What follows belongs to an exercise in optimizing a design on an open flow for small area, a short achievable clock period and few clock cycles per item; a production flow would make more cautious choices.
RTL that was checked went through simulation tests only; none was proved equivalent to the original.
Not every run is shown, and edits may drop behaviour that the tests do not exercise.
The RTL of run 2 was laid out without a check of its function.

`flow/design.v`:
```
`timescale 1ns / 1ps
module fetch(
			input clk,
			input nrst,
			input load,
			input [31:0] memf,
			output [31:0] instruction
    );
reg [31:0] instructions;
assign instruction = instructions;
	always @(posedge clk)
	begin
		if (~nrst)
		begin
			instructions <= 0;
		end
		else
		begin
			if(load)
				instructions <= memf;
		end
	end
endmodule
`timescale 1ns / 1ps
module control(
		input clk,
		input nrst,
		input decode,
		input [5:0]  OpCode,
		input [4:0]  Rs,
		input [4:0]  Rt,
		input [4:0]  Rd,
		input [7:0] immediate,
		input [31:0] t0ss,
		input [31:0] t1ss,
		input [31:0] t2ss,
		input [31:0] t3ss,
		input [31:0] t4ss,
		input [31:0] t5ss,
		input [31:0] t6ss,
		input [31:0] t7ss,
		input [31:0] t8ss,
		output [31:0] data_a,
		output [31:0] data_b,
		output  [2:0] func,
		output reg [4:0] store
    );
        reg [31:0] data_a_s;
		reg [31:0] data_b_s;
		reg [2:0] funcs;
	assign data_a = data_a_s;
	assign data_b = data_b_s;
	assign  func =  funcs;
    parameter ld = 	    6'b000001;
    parameter mpy = 	6'b000010;
    parameter add = 	6'b000011;
    parameter stl =     6'b000100;
    parameter fin =     6'b111111;
    parameter t0p = 	5'b00001;
    parameter t1p = 	5'b00010;
    parameter t2p = 	5'b00011;
    parameter t3p = 	5'b00100;
    parameter t4p = 	5'b00101;
    parameter t5p = 	5'b00110;
    parameter t6p = 	5'b00111;
    parameter t7p = 	5'b01000;
    parameter t8p = 	5'b01001;
	function [31:0] rd_reg;
		input [4:0] sel;
		begin
			case(sel)
				t0p: rd_reg = t0ss;
				t1p: rd_reg = t1ss;
				t2p: rd_reg = t2ss;
				t3p: rd_reg = t3ss;
				t4p: rd_reg = t4ss;
				t5p: rd_reg = t5ss;
				t6p: rd_reg = t6ss;
				t7p: rd_reg = t7ss;
				t8p: rd_reg = t8ss;
				default: rd_reg = 32'd0;
			endcase
		end
	endfunction
	always @(posedge clk)
	begin
		if (~nrst)
		begin
			data_a_s <= 0;
			data_b_s <= 0;
			funcs <= 0;
			store <= 0;
		end
		else if (decode)
		begin
				case(OpCode)
				ld:
					begin
							data_a_s <= {24'd0, immediate};
							data_b_s <= 0;
							store <= Rs;
							funcs <= 3;
					end
				add:
					begin
							data_a_s <= rd_reg(Rs);
							data_b_s <= rd_reg(Rt);
							store <= Rd;
							funcs <= 1;
					end
				mpy:
					begin
							data_a_s <= rd_reg(Rs);
							data_b_s <= rd_reg(Rt);
							store <= Rd;
							funcs <= 2;
					end
				stl:
					begin
							data_a_s <= rd_reg(Rt);
							data_b_s <= 0;
							store <= (Rt >= t0p && Rt <= t8p) ? t4p : 5'd0;
							funcs <= 4;
					end
				fin:
					begin
							store <= 0;
							funcs <= 5;
					end
				default:
					begin
							store <= 0;
							funcs <= 0;
					end
				endcase
		end
	end
endmodule
`timescale 1ns / 1ps
module alu(
  input [2:0] func,
  input [31:0] data_as,
  input [31:0] data_bs,
  output reg [31:0] result
);
  always @(*)
  begin
		case (func)
			3'b001 : result = data_as + data_bs;  
			3'b010 : result = data_as * data_bs;  
			default: result = data_as;            
		endcase
  end
endmodule
`timescale 1ns / 1ps
module dsp_processor(
	   input clk,
       input nrst,
       input instr_valid,
       input [31:0] instr,
       output instr_ready,
       output out_valid,
	    output [31:0] v1,
        output [31:0] v2,
        output [31:0] v3
	 );
reg [5:0] OpCode;
reg [4:0] Rs, Rt, Rd;
reg [7:0] immediate;
reg [1:0] ins_delay;
reg [31:0] t0s;
reg [31:0] t1s;
reg [31:0] t2s;
reg [31:0] t3s;
reg [31:0] t4s;
reg [31:0] t5s;
reg [31:0] t6s;
reg [31:0] t7s;
reg [31:0] t8s;
wire [4:0] store;
wire [2:0] func;
wire [31:0] instruction;
wire [31:0] data_a;
wire [31:0] data_b;
wire [31:0] result;
assign v1 = t4s;
assign v2 = t8s;
assign v3 = t7s;
parameter t0p = 	5'b00001;
parameter t1p = 	5'b00010;
parameter t2p = 	5'b00011;
parameter t3p = 	5'b00100;
parameter t4p = 	5'b00101;
parameter t5p = 	5'b00110;
parameter t6p = 	5'b00111;
parameter t7p = 	5'b01000;
parameter t8p = 	5'b01001;
assign instr_ready = (ins_delay == 2'd0);
assign out_valid = (ins_delay == 2'd2) && (func == 3'd5);
always @(posedge clk)
begin
	if (~nrst)
		ins_delay <= 0;
	else if (ins_delay == 2'd0)
	begin
		if (instr_valid)
			ins_delay <= 1;
	end
	else if (ins_delay == 2'd1)
		ins_delay <= 2;
	else
		ins_delay <= 0;
end
	fetch ftch(
			.clk(clk),
			.nrst(nrst),
			.load(instr_valid && instr_ready),
			.memf(instr),
			.instruction(instruction)
		);
always @(*)
begin
    OpCode = instruction[31:26];
    Rs = instruction[25:21];
    Rt = instruction[20:16];
    Rd = instruction[15:11];
    immediate = instruction[7:0];
end
	control ctrl(
			.clk(clk),
			.nrst(nrst),
			.decode(ins_delay == 2'd1),
			.OpCode(OpCode),
			.Rs(Rs),
			.Rt(Rt),
			.Rd(Rd),
			.immediate(immediate),
			.t0ss(t0s),
			.t1ss(t1s),
			.t2ss(t2s),
			.t3ss(t3s),
			.t4ss(t4s),
			.t5ss(t5s),
			.t6ss(t6s),
			.t7ss(t7s),
			.t8ss(t8s),
			.data_a(data_a),
			.data_b(data_b),
			.func(func),
			.store(store)
			);
	alu alu1(
			.func(func),
			.data_as(data_a),
			.data_bs(data_b),
			.result(result)
			);
always @(posedge clk)
begin
	if (~nrst)
	begin
		t0s <= 0;
		t1s <= 0;
		t2s <= 0;
		t3s <= 0;
		t4s <= 0;
		t5s <= 0;
		t6s <= 0;
		t7s <= 0;
		t8s <= 0;
	end
	else if (ins_delay == 2'd2)
	begin
		case(store)
			t0p: t0s <= result;
			t1p: t1s <= result;
			t2p: t2s <= result;
			t3p: t3s <= result;
			t4p: t4s <= result;
			t5p: t5s <= result;
			t6p: t6s <= result;
			t7p: t7s <= result;
			t8p: t8s <= result;
		endcase
	end
end
endmodule
```
`flow/run.sh`:
```
#!/bin/bash
# synth_recipe.tcl (not shown) runs the flow's synth.tcl, then flattens the netlist and writes it again
# the make line also repeats each setting of config.mk as NAME=value (left out here)
make -C /OpenROAD-flow-scripts/flow DESIGN_CONFIG=/design/flow/config.mk WORK_HOME=/design/flow/orfs CLKGATE_MAP_FILE= SYNTH_SCRIPT=/design/flow/synth_recipe.tcl finish
```
`flow/config.mk`:
```
export PLATFORM = sky130hd
export DESIGN_NAME = dsp_processor
export DESIGN_NICKNAME = dsp_processor
export VERILOG_FILES = /design/flow/design.v
export SDC_FILE = /design/flow/constraint.sdc
export NUM_CORES = 4
export LEC_CHECK = 0
export CAP_MARGIN = 20
export CORE_MARGIN = 2
export CORE_UTILIZATION = 40
export PLACE_DENSITY = 0.6
export SLEW_MARGIN = 20
```
`flow/constraint.sdc`:
```
create_clock -name core_clock -period 10.0 [get_ports {clk}]
set_input_delay 2.0000 -clock core_clock [delete_from_list [all_inputs] [get_ports {clk}]]
set_output_delay 2.0000 -clock core_clock [all_outputs]
set_load 0.01 [all_outputs]
```
**Run 1: routed metal, one colour a layer**

Scale: 1 px per um. Only two layers are drawn.
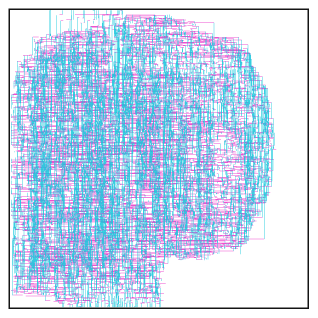
legend:
  magenta:
    layer: M1
    wire_length: 49.4 mm
  cyan:
    layer: M2
    wire_length: 54.6 mm
total global-route track usage: 26.7%
drt total wl: 119000 um
vias: 30035
Routed wire per std cell: 23.5 um

**Run 1: wires at chosen ports, followed through buffers**

Scale: 1.5 px per um.
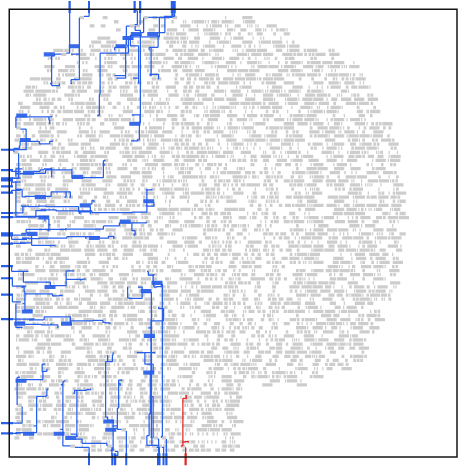
legend:
  red:
    port: `instr_ready`
    direction: output
    edge: south
    end_cells: 1
    wire: 44.8 um
  blue:
    port: `v3`
    direction: output
    edge: 17 west, 8 south, 7 north
    end_cells: 32
    wire: 2640 um
# IOs: 133
port buffer count: 129

**Run 1: clock nets**

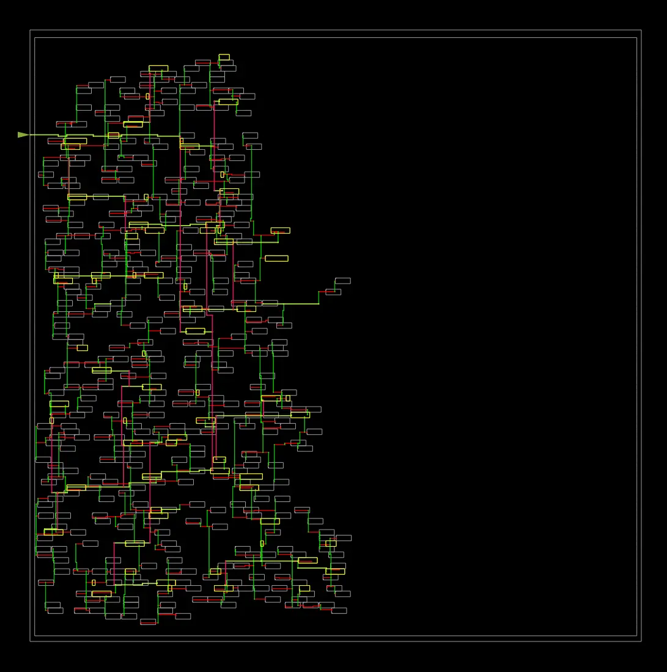
Num Clock Sinks: 391
CTS buffer count: 39
# clk buffers: 59
Post-Route Skew: 0.0313 ns
Worst-Skew Late Latency: 0.58 ns

run 1: layout by cell type, fill, tap and decap left out, drive strengths merged, types with 33 or more instances in the layout:
cell / count
nand2: 308
nand3: 74
nor2: 331
a221oi: 77
and2: 313
a21oi: 217
fa: 409
o21ai: 210
clkdlybuf4s50: 128
inv: 401
a31oi: 33
dfxtp: 391
a22oi: 140
ha: 154
a222oi: 62
clkbuf: 59
buf: 98
xnor2: 72
mux2i: 42
a211oi: 138
run 1: cell families (layout without fill, tap and decap cells):
kind of cell,after synthesis,in the layout,synth area share (%)
adder cells (fa/ha/maj),563,563,29.4
flip-flops,391,391,22.7
XOR/XNOR,99,99,2.56
buffers and inverters,701,697,7.73
AND/OR/NAND/NOR,1142,1142,16.0
AO/OA/AOI/OAI,1004,1004,20.3
multiplexers,47,47,1.39
run 1: Yosys cell counts (9+ instances only):
cell | number | area [sq um]
and3_1 | 11 | 68.8
dfxtp_1 | 391 | 7830
o21ai_0 | 202 | 1010
inv_1 | 399 | 1500
nand2b_1 | 17 | 106
or3_1 | 9 | 56.3
nand3_1 | 73 | 365
fa_1 | 409 | 8190
a222oi_1 | 62 | 621
a221oi_1 | 69 | 604
xor2_1 | 26 | 228
a41oi_1 | 10 | 87.6
nand2_1 | 307 | 1150
a21o_1 | 29 | 218
clkbuf_1 | 274 | 1030
o221ai_1 | 24 | 210
and2_1 | 313 | 1960
o21a_1 | 10 | 75.1
buf_2 | 21 | 105
mux2i_1 | 41 | 410
nor2_1 | 330 | 1240
xnor2_1 | 72 | 631
a31oi_1 | 33 | 206
a22oi_1 | 139 | 1040
nor3_1 | 27 | 135
a211oi_1 | 132 | 991
a21oi_1 | 213 | 1070
ha_1 | 154 | 1930
run 1: worst reg2reg max path: stages, from the launching register on:
cell and delay (ns):
dfxtp_1 1.06, ha_1 0.39, inv_1 0.16, fa_1 0.41, inv_1 0.07, fa_1 0.43
fa_1 0.52, inv_1 0.05, fa_1 0.47, inv_1 0.05, fa_1 0.48, fa_1 0.58
fa_1 0.44, fa_1 0.49, ha_1 0.38, and3_1 0.27, and2_1 0.18, a221oi_1 0.29
o21a_2 0.25, o221ai_1 0.18, a31oi_1 0.38, xnor2_1 0.20, a211oi_4 0.55, a211oi_1 0.15
run 1: layer usage:
metal / global-route usage, % / up-vias
met3: 2.97 / 300
met5: 0 / -
li1: - / 13392
met4: 10.8 / 4
met2: 43.5 / 1495
met1: 36.2 / 14844
==> results.cfg, run 1 <==
[synth]
syn_inst = 3947

[hold_path]
hold_path_class = reg -> reg
hold_path_end = ftch.instructions[15]

[timing]
whs_ns = 0.457
fmax_ghz = 0.117
tightest_slew_ns = 1.23
finalSetupTns_ns = 0

[placed_design]
pre_cts_ws_ns = 1.53
gp_congestion = 0.954
dp_hpwl_um = 84300

[detailed_routing]
wl_met3_um = 9890
via_per_inst = 5.90
dr_wl_met2_um = 54600
route.detailed.drc = 0

[clock_tree]
cts_tree = done
path_clk_slew_ns = 0.06
htreeDepth = 2
cts_root_buf = clkbuf_16

[finish]
design.seq.count = 391
nNonClkBuffers = 226
multi_input_area_share_pct = 63.1

[worst_setup_path]
crit_family = adder cells
crit_cells = 23
critPathArrivalTime_ns = 8.97
crit_required_ns = 10.39

[die]
die_area_sq_um = 88500
tap_cells = 1144

[run_status]
outcome = complete, no violations

[global_route]
grt_pass1_vias = 29911

[power]
Testbench counts for the RTL of run 1, summed over its fixed seeds: cycles 19,281, instrs 6,427.
==> run 2: too many edits to list; what changed since run 1 <==
flow/design.v: 287 -> 1474 lines; modules unchanged: 0
  fetch: edited, 22 -> 31 lines
  booth_enc: new, 18 lines
  control: edited, 114 -> 17 lines
  mul_lo: new, 691 lines
  mul_hi: new, 563 lines
  dsp_processor: edited, 132 -> 151 lines
  removed: alu
==> module booth_enc as of run 2 <==
module booth_enc(
    input         en,
    input  [31:0] b,
    output [15:0] one,
    output [15:0] two,
    output [15:0] neg
);
    wire [32:0] bx = {b, 1'b0};
    genvar j;
    generate
        for (j = 0; j < 16; j = j + 1) begin : dig
            wire b1 = bx[2*j+2], b0 = bx[2*j+1], bm = bx[2*j];
            assign neg[j] = en & b1;
            assign one[j] = en & (b0 ^ bm);
            assign two[j] = en & ((b1 & ~b0 & ~bm) | (~b1 & b0 & bm));
        end
    endgenerate
endmodule
==> module fetch as of run 2 <==
module fetch(
    input  [31:0] instr,
    output        is_mpy,
    output        is_end,
    output [4:0]  ra,
    output [4:0]  rb,
    output        we,
    output [3:0]  wd,
    output        ld,
    output [7:0]  imm
);
    wire [5:0] op = instr[31:26];
    wire [4:0] rs = instr[25:21];
    wire [4:0] rt = instr[20:16];
    wire [4:0] rd = instr[15:11];
    wire op_ld  = (op == 6'd1);
    wire op_mpy = (op == 6'd2);
    wire op_add = (op == 6'd3);
    wire op_stl = (op == 6'd4);
    wire rs_ok = (rs >= 5'd1) && (rs <= 5'd9);
    wire rt_ok = (rt >= 5'd1) && (rt <= 5'd9);
    wire rd_ok = (rd >= 5'd1) && (rd <= 5'd9);
    assign is_mpy = op_mpy;
    assign is_end = (op == 6'd63);
    assign ra  = (op_mpy | op_add) ? rs : 5'd0;
    assign rb  = (op_mpy | op_add | op_stl) ? rt : 5'd0;
    assign we  = (op_ld & rs_ok) | ((op_mpy | op_add) & rd_ok) | (op_stl & rt_ok);
    assign wd  = op_ld ? (rs[3:0] - 4'd1) : op_stl ? 4'd4 : (rd[3:0] - 4'd1);
    assign ld  = op_ld;
    assign imm = instr[7:0];
endmodule
==> module dsp_processor as of run 2 <==
module dsp_processor(
    input         clk,
    input         nrst,
    input         instr_valid,
    input  [31:0] instr,
    output        instr_ready,
    output        out_valid,
    output [31:0] v1,
    output [31:0] v2,
    output [31:0] v3
);
localparam LO = 6;    
reg [31:0] t0s, t1s, t2s, t3s, t4s, t5s, t6s, t7s, t8s;
reg [8:0]  tv;
wire [287:0] tall = {t8s, t7s, t6s, t5s, t4s, t3s, t2s, t1s, t0s};
reg        d_v, d_mpy, d_end, d_we, d_ld;
reg [4:0]  d_ra, d_rb;
reg [3:0]  d_wd;
reg [7:0]  d_imm;
reg        x_mpy, x_end, x_we;
reg [3:0]  x_wd;
reg [31:0] x_a, x_b;
reg [15:0] x_one, x_two, x_neg;
reg        y_mpy, y_end, y_we;
reg [3:0]  y_wd;
reg [31:0] y_c0, y_c1;
reg [31-2*LO:0] y_a;
reg [15-LO:0] y_one, y_two, y_neg;
reg        w_end, w_we;
reg [3:0]  w_wd;
reg [31:0] w_r0, w_r1, w_r2;
reg stall;
assign instr_ready = ~stall;
assign out_valid   = w_end;
assign v1 = t4s & {32{tv[4]}};
assign v2 = t8s & {32{tv[8]}};
assign v3 = t7s & {32{tv[7]}};
wire       i_mpy, i_end, i_we, i_ld;
wire [4:0] i_ra, i_rb;
wire [3:0] i_wd;
wire [7:0] i_imm;
fetch dec(.instr(instr), .is_mpy(i_mpy), .is_end(i_end), .ra(i_ra), .rb(i_rb),
          .we(i_we), .wd(i_wd), .ld(i_ld), .imm(i_imm));
wire [31:0] x_sum = x_a + x_b;
wire [31:0] lo_r0, lo_r1;
mul_lo mlo(.a(x_a), .one(x_one[LO-1:0]), .two(x_two[LO-1:0]), .neg(x_neg[LO-1:0]),
           .r0(lo_r0), .r1(lo_r1));
wire [31:0] hi_r0, hi_r1, hi_r2;
mul_hi mhi(.a(y_a), .one(y_one), .two(y_two), .neg(y_neg), .c0(y_c0), .c1(y_c1),
           .r0(hi_r0), .r1(hi_r1), .r2(hi_r2));
wire [31:0] w_s1 = w_r0 ^ w_r1 ^ w_r2;
wire [31:0] w_c1 = {(w_r0[30:0] & w_r1[30:0]) | (w_r0[30:0] & w_r2[30:0]) | (w_r1[30:0] & w_r2[30:0]), 1'b0};
wire [31:0] w_res = w_s1 + w_c1;
wire [31:0] rf_a, rf_b;
control rpa(.sel(d_ra), .valid(tv), .t(tall), .q(rf_a));
control rpb(.sel(d_rb), .valid(tv), .t(tall), .q(rf_b));
wire [4:0] x_code = {1'b0, x_wd} + 5'd1;
wire [4:0] y_code = {1'b0, y_wd} + 5'd1;
wire [4:0] w_code = {1'b0, w_wd} + 5'd1;
wire fx_a = x_we & (x_code == d_ra);
wire fy_a = y_we & (y_code == d_ra);
wire fw_a = w_we & (w_code == d_ra);
wire fx_b = x_we & (x_code == d_rb);
wire fy_b = y_we & (y_code == d_rb);
wire fw_b = w_we & (w_code == d_rb);
wire [31:0] op_a = (fx_a ? x_sum : fy_a ? y_c0 : fw_a ? w_res : rf_a) | {24'd0, d_ld ? d_imm : 8'd0};
wire [31:0] op_b = fx_b ? x_sum : fy_b ? y_c0 : fw_b ? w_res : rf_b;
wire [15:0] op_one, op_two, op_neg;
booth_enc benc(.en(d_mpy), .b(op_b), .one(op_one), .two(op_two), .neg(op_neg));
wire [4:0] d_code = {1'b0, d_wd} + 5'd1;
wire d_mw = d_v & d_mpy & d_we;
wire x_mw = x_mpy & x_we;
wire [5:0] i_op = instr[31:26];
wire [4:0] i_rs = instr[25:21];
wire [4:0] i_rt = instr[20:16];
wire i_rd_s = (i_op == 6'd2) | (i_op == 6'd3);
wire i_rd_t = i_rd_s | (i_op == 6'd4);
wire i_hit_d = d_mw & (((i_rs == d_code) & i_rd_s) | ((i_rt == d_code) & i_rd_t));
wire i_hit_x = x_mw & (((i_rs == x_code) & i_rd_s) | ((i_rt == x_code) & i_rd_t));
wire d_hit_x = x_mw & ((d_ra == x_code) | (d_rb == x_code));
wire stall_next = stall ? d_hit_x : (instr_valid & (i_hit_d | i_hit_x));
always @(posedge clk) begin
    if (~nrst) begin
        stall <= 1'b0;
        d_v <= 1'b0; d_mpy <= 1'b0; d_end <= 1'b0; d_we <= 1'b0;
        x_mpy <= 1'b0; x_end <= 1'b0; x_we <= 1'b0;
        y_mpy <= 1'b0; y_end <= 1'b0; y_we <= 1'b0;
        w_end <= 1'b0; w_we <= 1'b0;
    end else begin
        stall <= stall_next;
        w_end <= y_end;
        w_we  <= y_we;
        y_mpy <= x_mpy;
        y_end <= x_end;
        y_we  <= x_we;
        x_mpy <= ~stall & d_v & d_mpy;
        x_end <= ~stall & d_v & d_end;
        x_we  <= ~stall & d_v & d_we;
        if (~stall) begin
            d_v <= instr_valid;
            d_mpy <= instr_valid & i_mpy;
            d_end <= instr_valid & i_end;
            d_we  <= instr_valid & i_we;
        end
    end
end
always @(posedge clk) begin
    w_wd <= y_wd;
    w_r0 <= hi_r0;
    w_r1 <= hi_r1;
    w_r2 <= hi_r2;
    y_wd  <= x_wd;
    y_c0  <= x_mpy ? lo_r0 : x_sum;
    y_c1  <= lo_r1;
    y_a   <= x_a[31-2*LO:0];
    y_one <= x_one[15:LO];
    y_two <= x_two[15:LO];
    y_neg <= x_neg[15:LO];
    x_wd  <= d_wd;
    x_a   <= op_a;
    x_b   <= op_b;
    x_one <= op_one;
    x_two <= op_two;
    x_neg <= op_neg;
    if (~stall) begin
        d_ra <= i_ra; d_rb <= i_rb; d_wd <= i_wd; d_ld <= i_ld; d_imm <= i_imm;
    end
end
always @(posedge clk) begin
    if (~nrst)
        tv <= 9'd0;
    else if (w_we)
        tv[w_wd] <= 1'b1;
end
always @(posedge clk) begin
    if (w_we) begin
        case (w_wd)
            4'd0: t0s <= w_res;
            4'd1: t1s <= w_res;
            4'd2: t2s <= w_res;
            4'd3: t3s <= w_res;
            4'd4: t4s <= w_res;
            4'd5: t5s <= w_res;
            4'd6: t6s <= w_res;
            4'd7: t7s <= w_res;
            4'd8: t8s <= w_res;
            default: ;
        endcase
    end
end
endmodule
==> module control as of run 2 <==
module control(
    input  [4:0]   sel,
    input  [8:0]   valid,
    input  [287:0] t,
    output [31:0]  q
);
    wire [3:0] idx = sel[3:0] - 4'd1;
    reg [31:0] acc;
    integer i;
    always @(*) begin
        acc = 32'd0;
        for (i = 0; i < 9; i = i + 1)
            if (sel == i + 1 && valid[i])
                acc = acc | t[32*i +: 32];
    end
    assign q = acc;
endmodule
==> run 2 against run 1 <==
  * Worst hold slack worse by 0.13 ns
  * Setup slack improved by 3.9 ns
  * Critical endpoint is now x_two[10]
  * Largest cell class unchanged
  * Still clean on timing, DRC and antenna
  * Via count decreased by 2.8%
==> results.cfg, run 2 <==
[timing]
finalSetupTns_ns = 0
fmax_ghz = 0.212
tightest_slew_ns = 1.21
slew_viol_final = 0
grt_setup_unrepaired = false
hold_viol = 0

[clock_tree]
cts_root_buf = clkbuf_16
path_clk_slew_ns = 0.06
cts.path.max_buffers = 3
post_cts_buffers = 0
cts_tree = done
htreeDepth = 3
clk_latency_ns = 0.62
cts_inserted_buffers = 71

[finish]
fin_nets = 3882
areaGrowthSynthToFinish_pct = 12.3
final_common_cell = a22oi_1
final_cell_mix = 376 x a22oi_1, 338 x dfxtp_1, 311 x edfxtp_1
drive_gt1_share_pct = 6.66
multi_input_area_sq_um = 20000

[synth]
ys_seq_area_share_pct = 42.5
async_reset_ff_share_pct = 0
syn_inst = 3527
syn-num-nets = 3890
synthTopCellsByArea = edfxtp_1 25%, dfxtp_1 18%, fa_1 10%
synth_commonest_cells = 376 x a22oi_1, 341 x dfxtp_1, 311 x edfxtp_1, 259 x xnor2_1, 217 x clkbuf_1
synth_edf_count = 311
synthFlopType = dfxtp_1
post-synth-top-count-cell = a22oi_1
avgSynthCellArea_sq_um = 10.8
synth_top_area_cell = edfxtp_1
yosysTopAreaCellShare_pct = 24.5

[worst_setup_path]
crit_top_cell = ha_1
worst-setup-path-type = reg -> reg
crit_fanout = 11
critPathArrivalTime_ns = 5.25
critical-path-slowest-cell = xnor2_1
cp-start-kind = register
crit_required_ns = 10.54

[die]
ioPinCount = 133
rows = 113
fp.dieW_um = 312
die_area_sq_um = 97600

[placed_design]
gp_congestion = 0.952
placed_cell_area_sq_um = 40400
dp_hpwl_um = 84800
pre_cts_ws_ns = 5.41
io_buffer_count = 129

[detailed_routing]
num_vias = 29192
route.detailed.drc = 0
drt_iter0_markers = 3685
dr.pass1.iters = 9
wl_um = 125000
via_per_inst = 6.03
avgRoutedWirePerCell_um = 25.8

[run_status]
outcome = complete, no violations

[global_route]
track_usage_pct = 25.1
grt_pass1_vias = 29049

[hold_path]
hold_path_class = reg -> reg
==> run 2: critical path, delay by kind of cell, from the launching register on <==
family	cells	cell delay, ns
AOI/OAI and AO/OA	6	2.15
xor gates and xnor gates	1	0.70
and+or+nand+nor	3	0.83
adders and majority gates	2	0.63
DFF	1	0.30
==> run 2: cell type report <==
cell class                 instances  area share (%)
clock buffer                      96            4.81
clock inverter                    32           0.749
inverter                         209            1.84
multi-input combinational       2384            46.8
sequential                       652            37.8
tap                             1265            3.70
timing repair buffer             201            4.29
==> run 2: worst paths after layout <==
kind         startpoint   endpoint  slack, ns  cells after the start
min           x_neg[14]   y_neg[8]       0.32                      0
max             w_r0[3]  x_two[10]       5.29                     12
max reg2reg     w_r0[3]  x_two[10]       5.29                     12
min reg2reg   x_neg[14]   y_neg[8]       0.32                      0
==> run 2: stage by stage <==
stage / hold slack [ns] / cells
final: 0.323 / 4839
after global routing: 0.326 / 4839
after global placement: 0.310 / 4711
after floorplan: 0.310 / 3527
after CTS: 0.316 / 4839
after detailed placement: 0.312 / 4711
==> run 2: cell families after synthesis <==
| logic type | after synthesis | synth area share [%] |
|---|---|---|
| buffers and inverters | 491 | 5.11 |
| adder cells (fa/ha/maj) | 328 | 14.7 |
| AND/OR/NAND/NOR | 645 | 8.93 |
| flip-flops | 652 | 42.5 |
| XOR/XNOR | 417 | 9.64 |
| multiplexers | 18 | 0.496 |
| AO/OA/AOI/OAI | 976 | 18.7 |
==> run 2: routing by layer <==
metal  up-vias  wire length [um]  track usage, %
met2      1584             58000            40.2
met3       246             11100            4.14
met1     14500             51300            34.1
met5         -                 0               0
met4         0              4470            9.47
li1      12862                 -               -
**Run 2: clock nets**

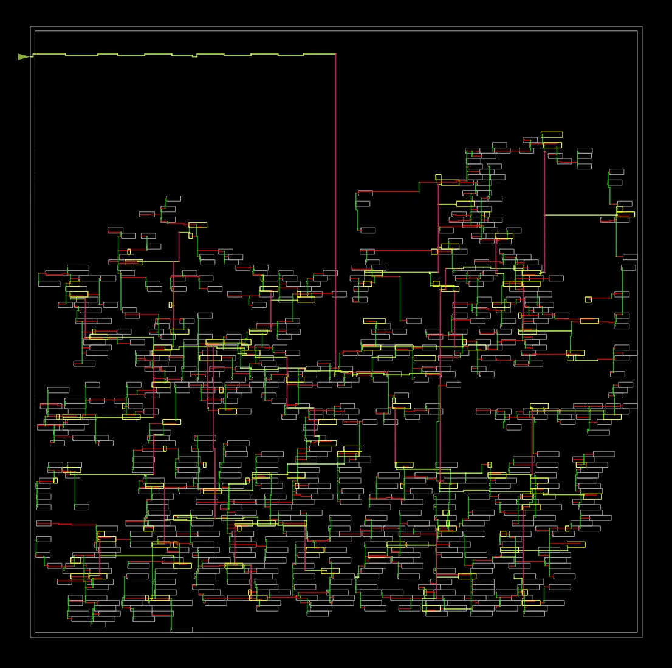
num sequential: 652
Num Clock Sinks: 652
Post-Route Skew: 0.0196 ns

**Run 2: a small window of the routed layout**

Window x 66 to 91, y 66 to 91 um. Cells in grey, sequential cells in the stronger grey; small squares are vias.
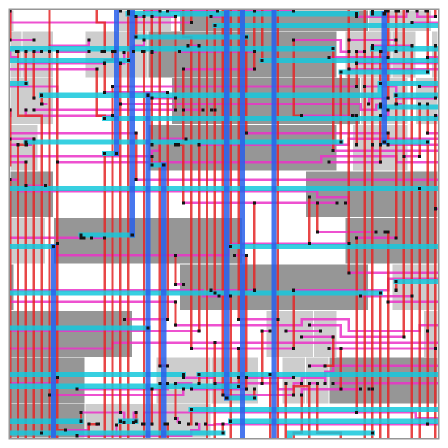
legend:
  magenta:
    layer: M1
  cyan:
    layer: M3
  blue:
    layer: M4
  red:
    layer: M2
most frequent: edfxtp_1 (8), a22oi_1 (4), a222oi_1 (3)
netlist names of flops here include: `t1s` (2), `t2s` (2)
sequential cells in the window: 8
cells with their middle in the window: 24

**Run 2: wires at chosen ports, followed through buffers**

Scale: 1.5 px per um.
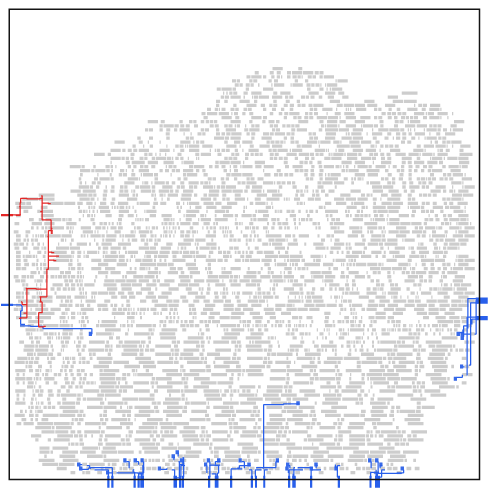
legend:
  red:
    port: `instr_ready`
    direction: output
    edge: west
    end_cells: 1
    wire: 221 um
  blue:
    port: `v3`
    direction: output
    edge: 26 south, 5 east, 1 west
    end_cells: 32
    wire: 753 um

[port drivers added, routing unchanged]
The results above use ideal ports. As a check the final layouts listed here were re-extracted and re-timed, cells and wires unchanged.
Step 1, drivers: a clkbuf_16 drives clk and a buf_2 each remaining input, both assumed.
Step 2 moves the port delays by t, midway between the first and last clock arrival at a register: inputs arrive t later, outputs are due t later. That takes back most of the time a late clock gives input paths.
a / b / c = ideal ports / drivers / drivers and shift; a / b = the first two.
| run | t (ns) | slack for setup (ns) | worst data-port slew with drivers (ns) | cell pins on the clock port's net |
|---|---|---|---|---|
| run 1 | 0.615 | 1.420 / 1.420 / 1.420 | 0.03 | 1 |
| run 2 | 0.686 | 5.290 / 5.290 / 5.290 | 0.04 | 1 |
After both steps setup and hold are still met in every run listed.
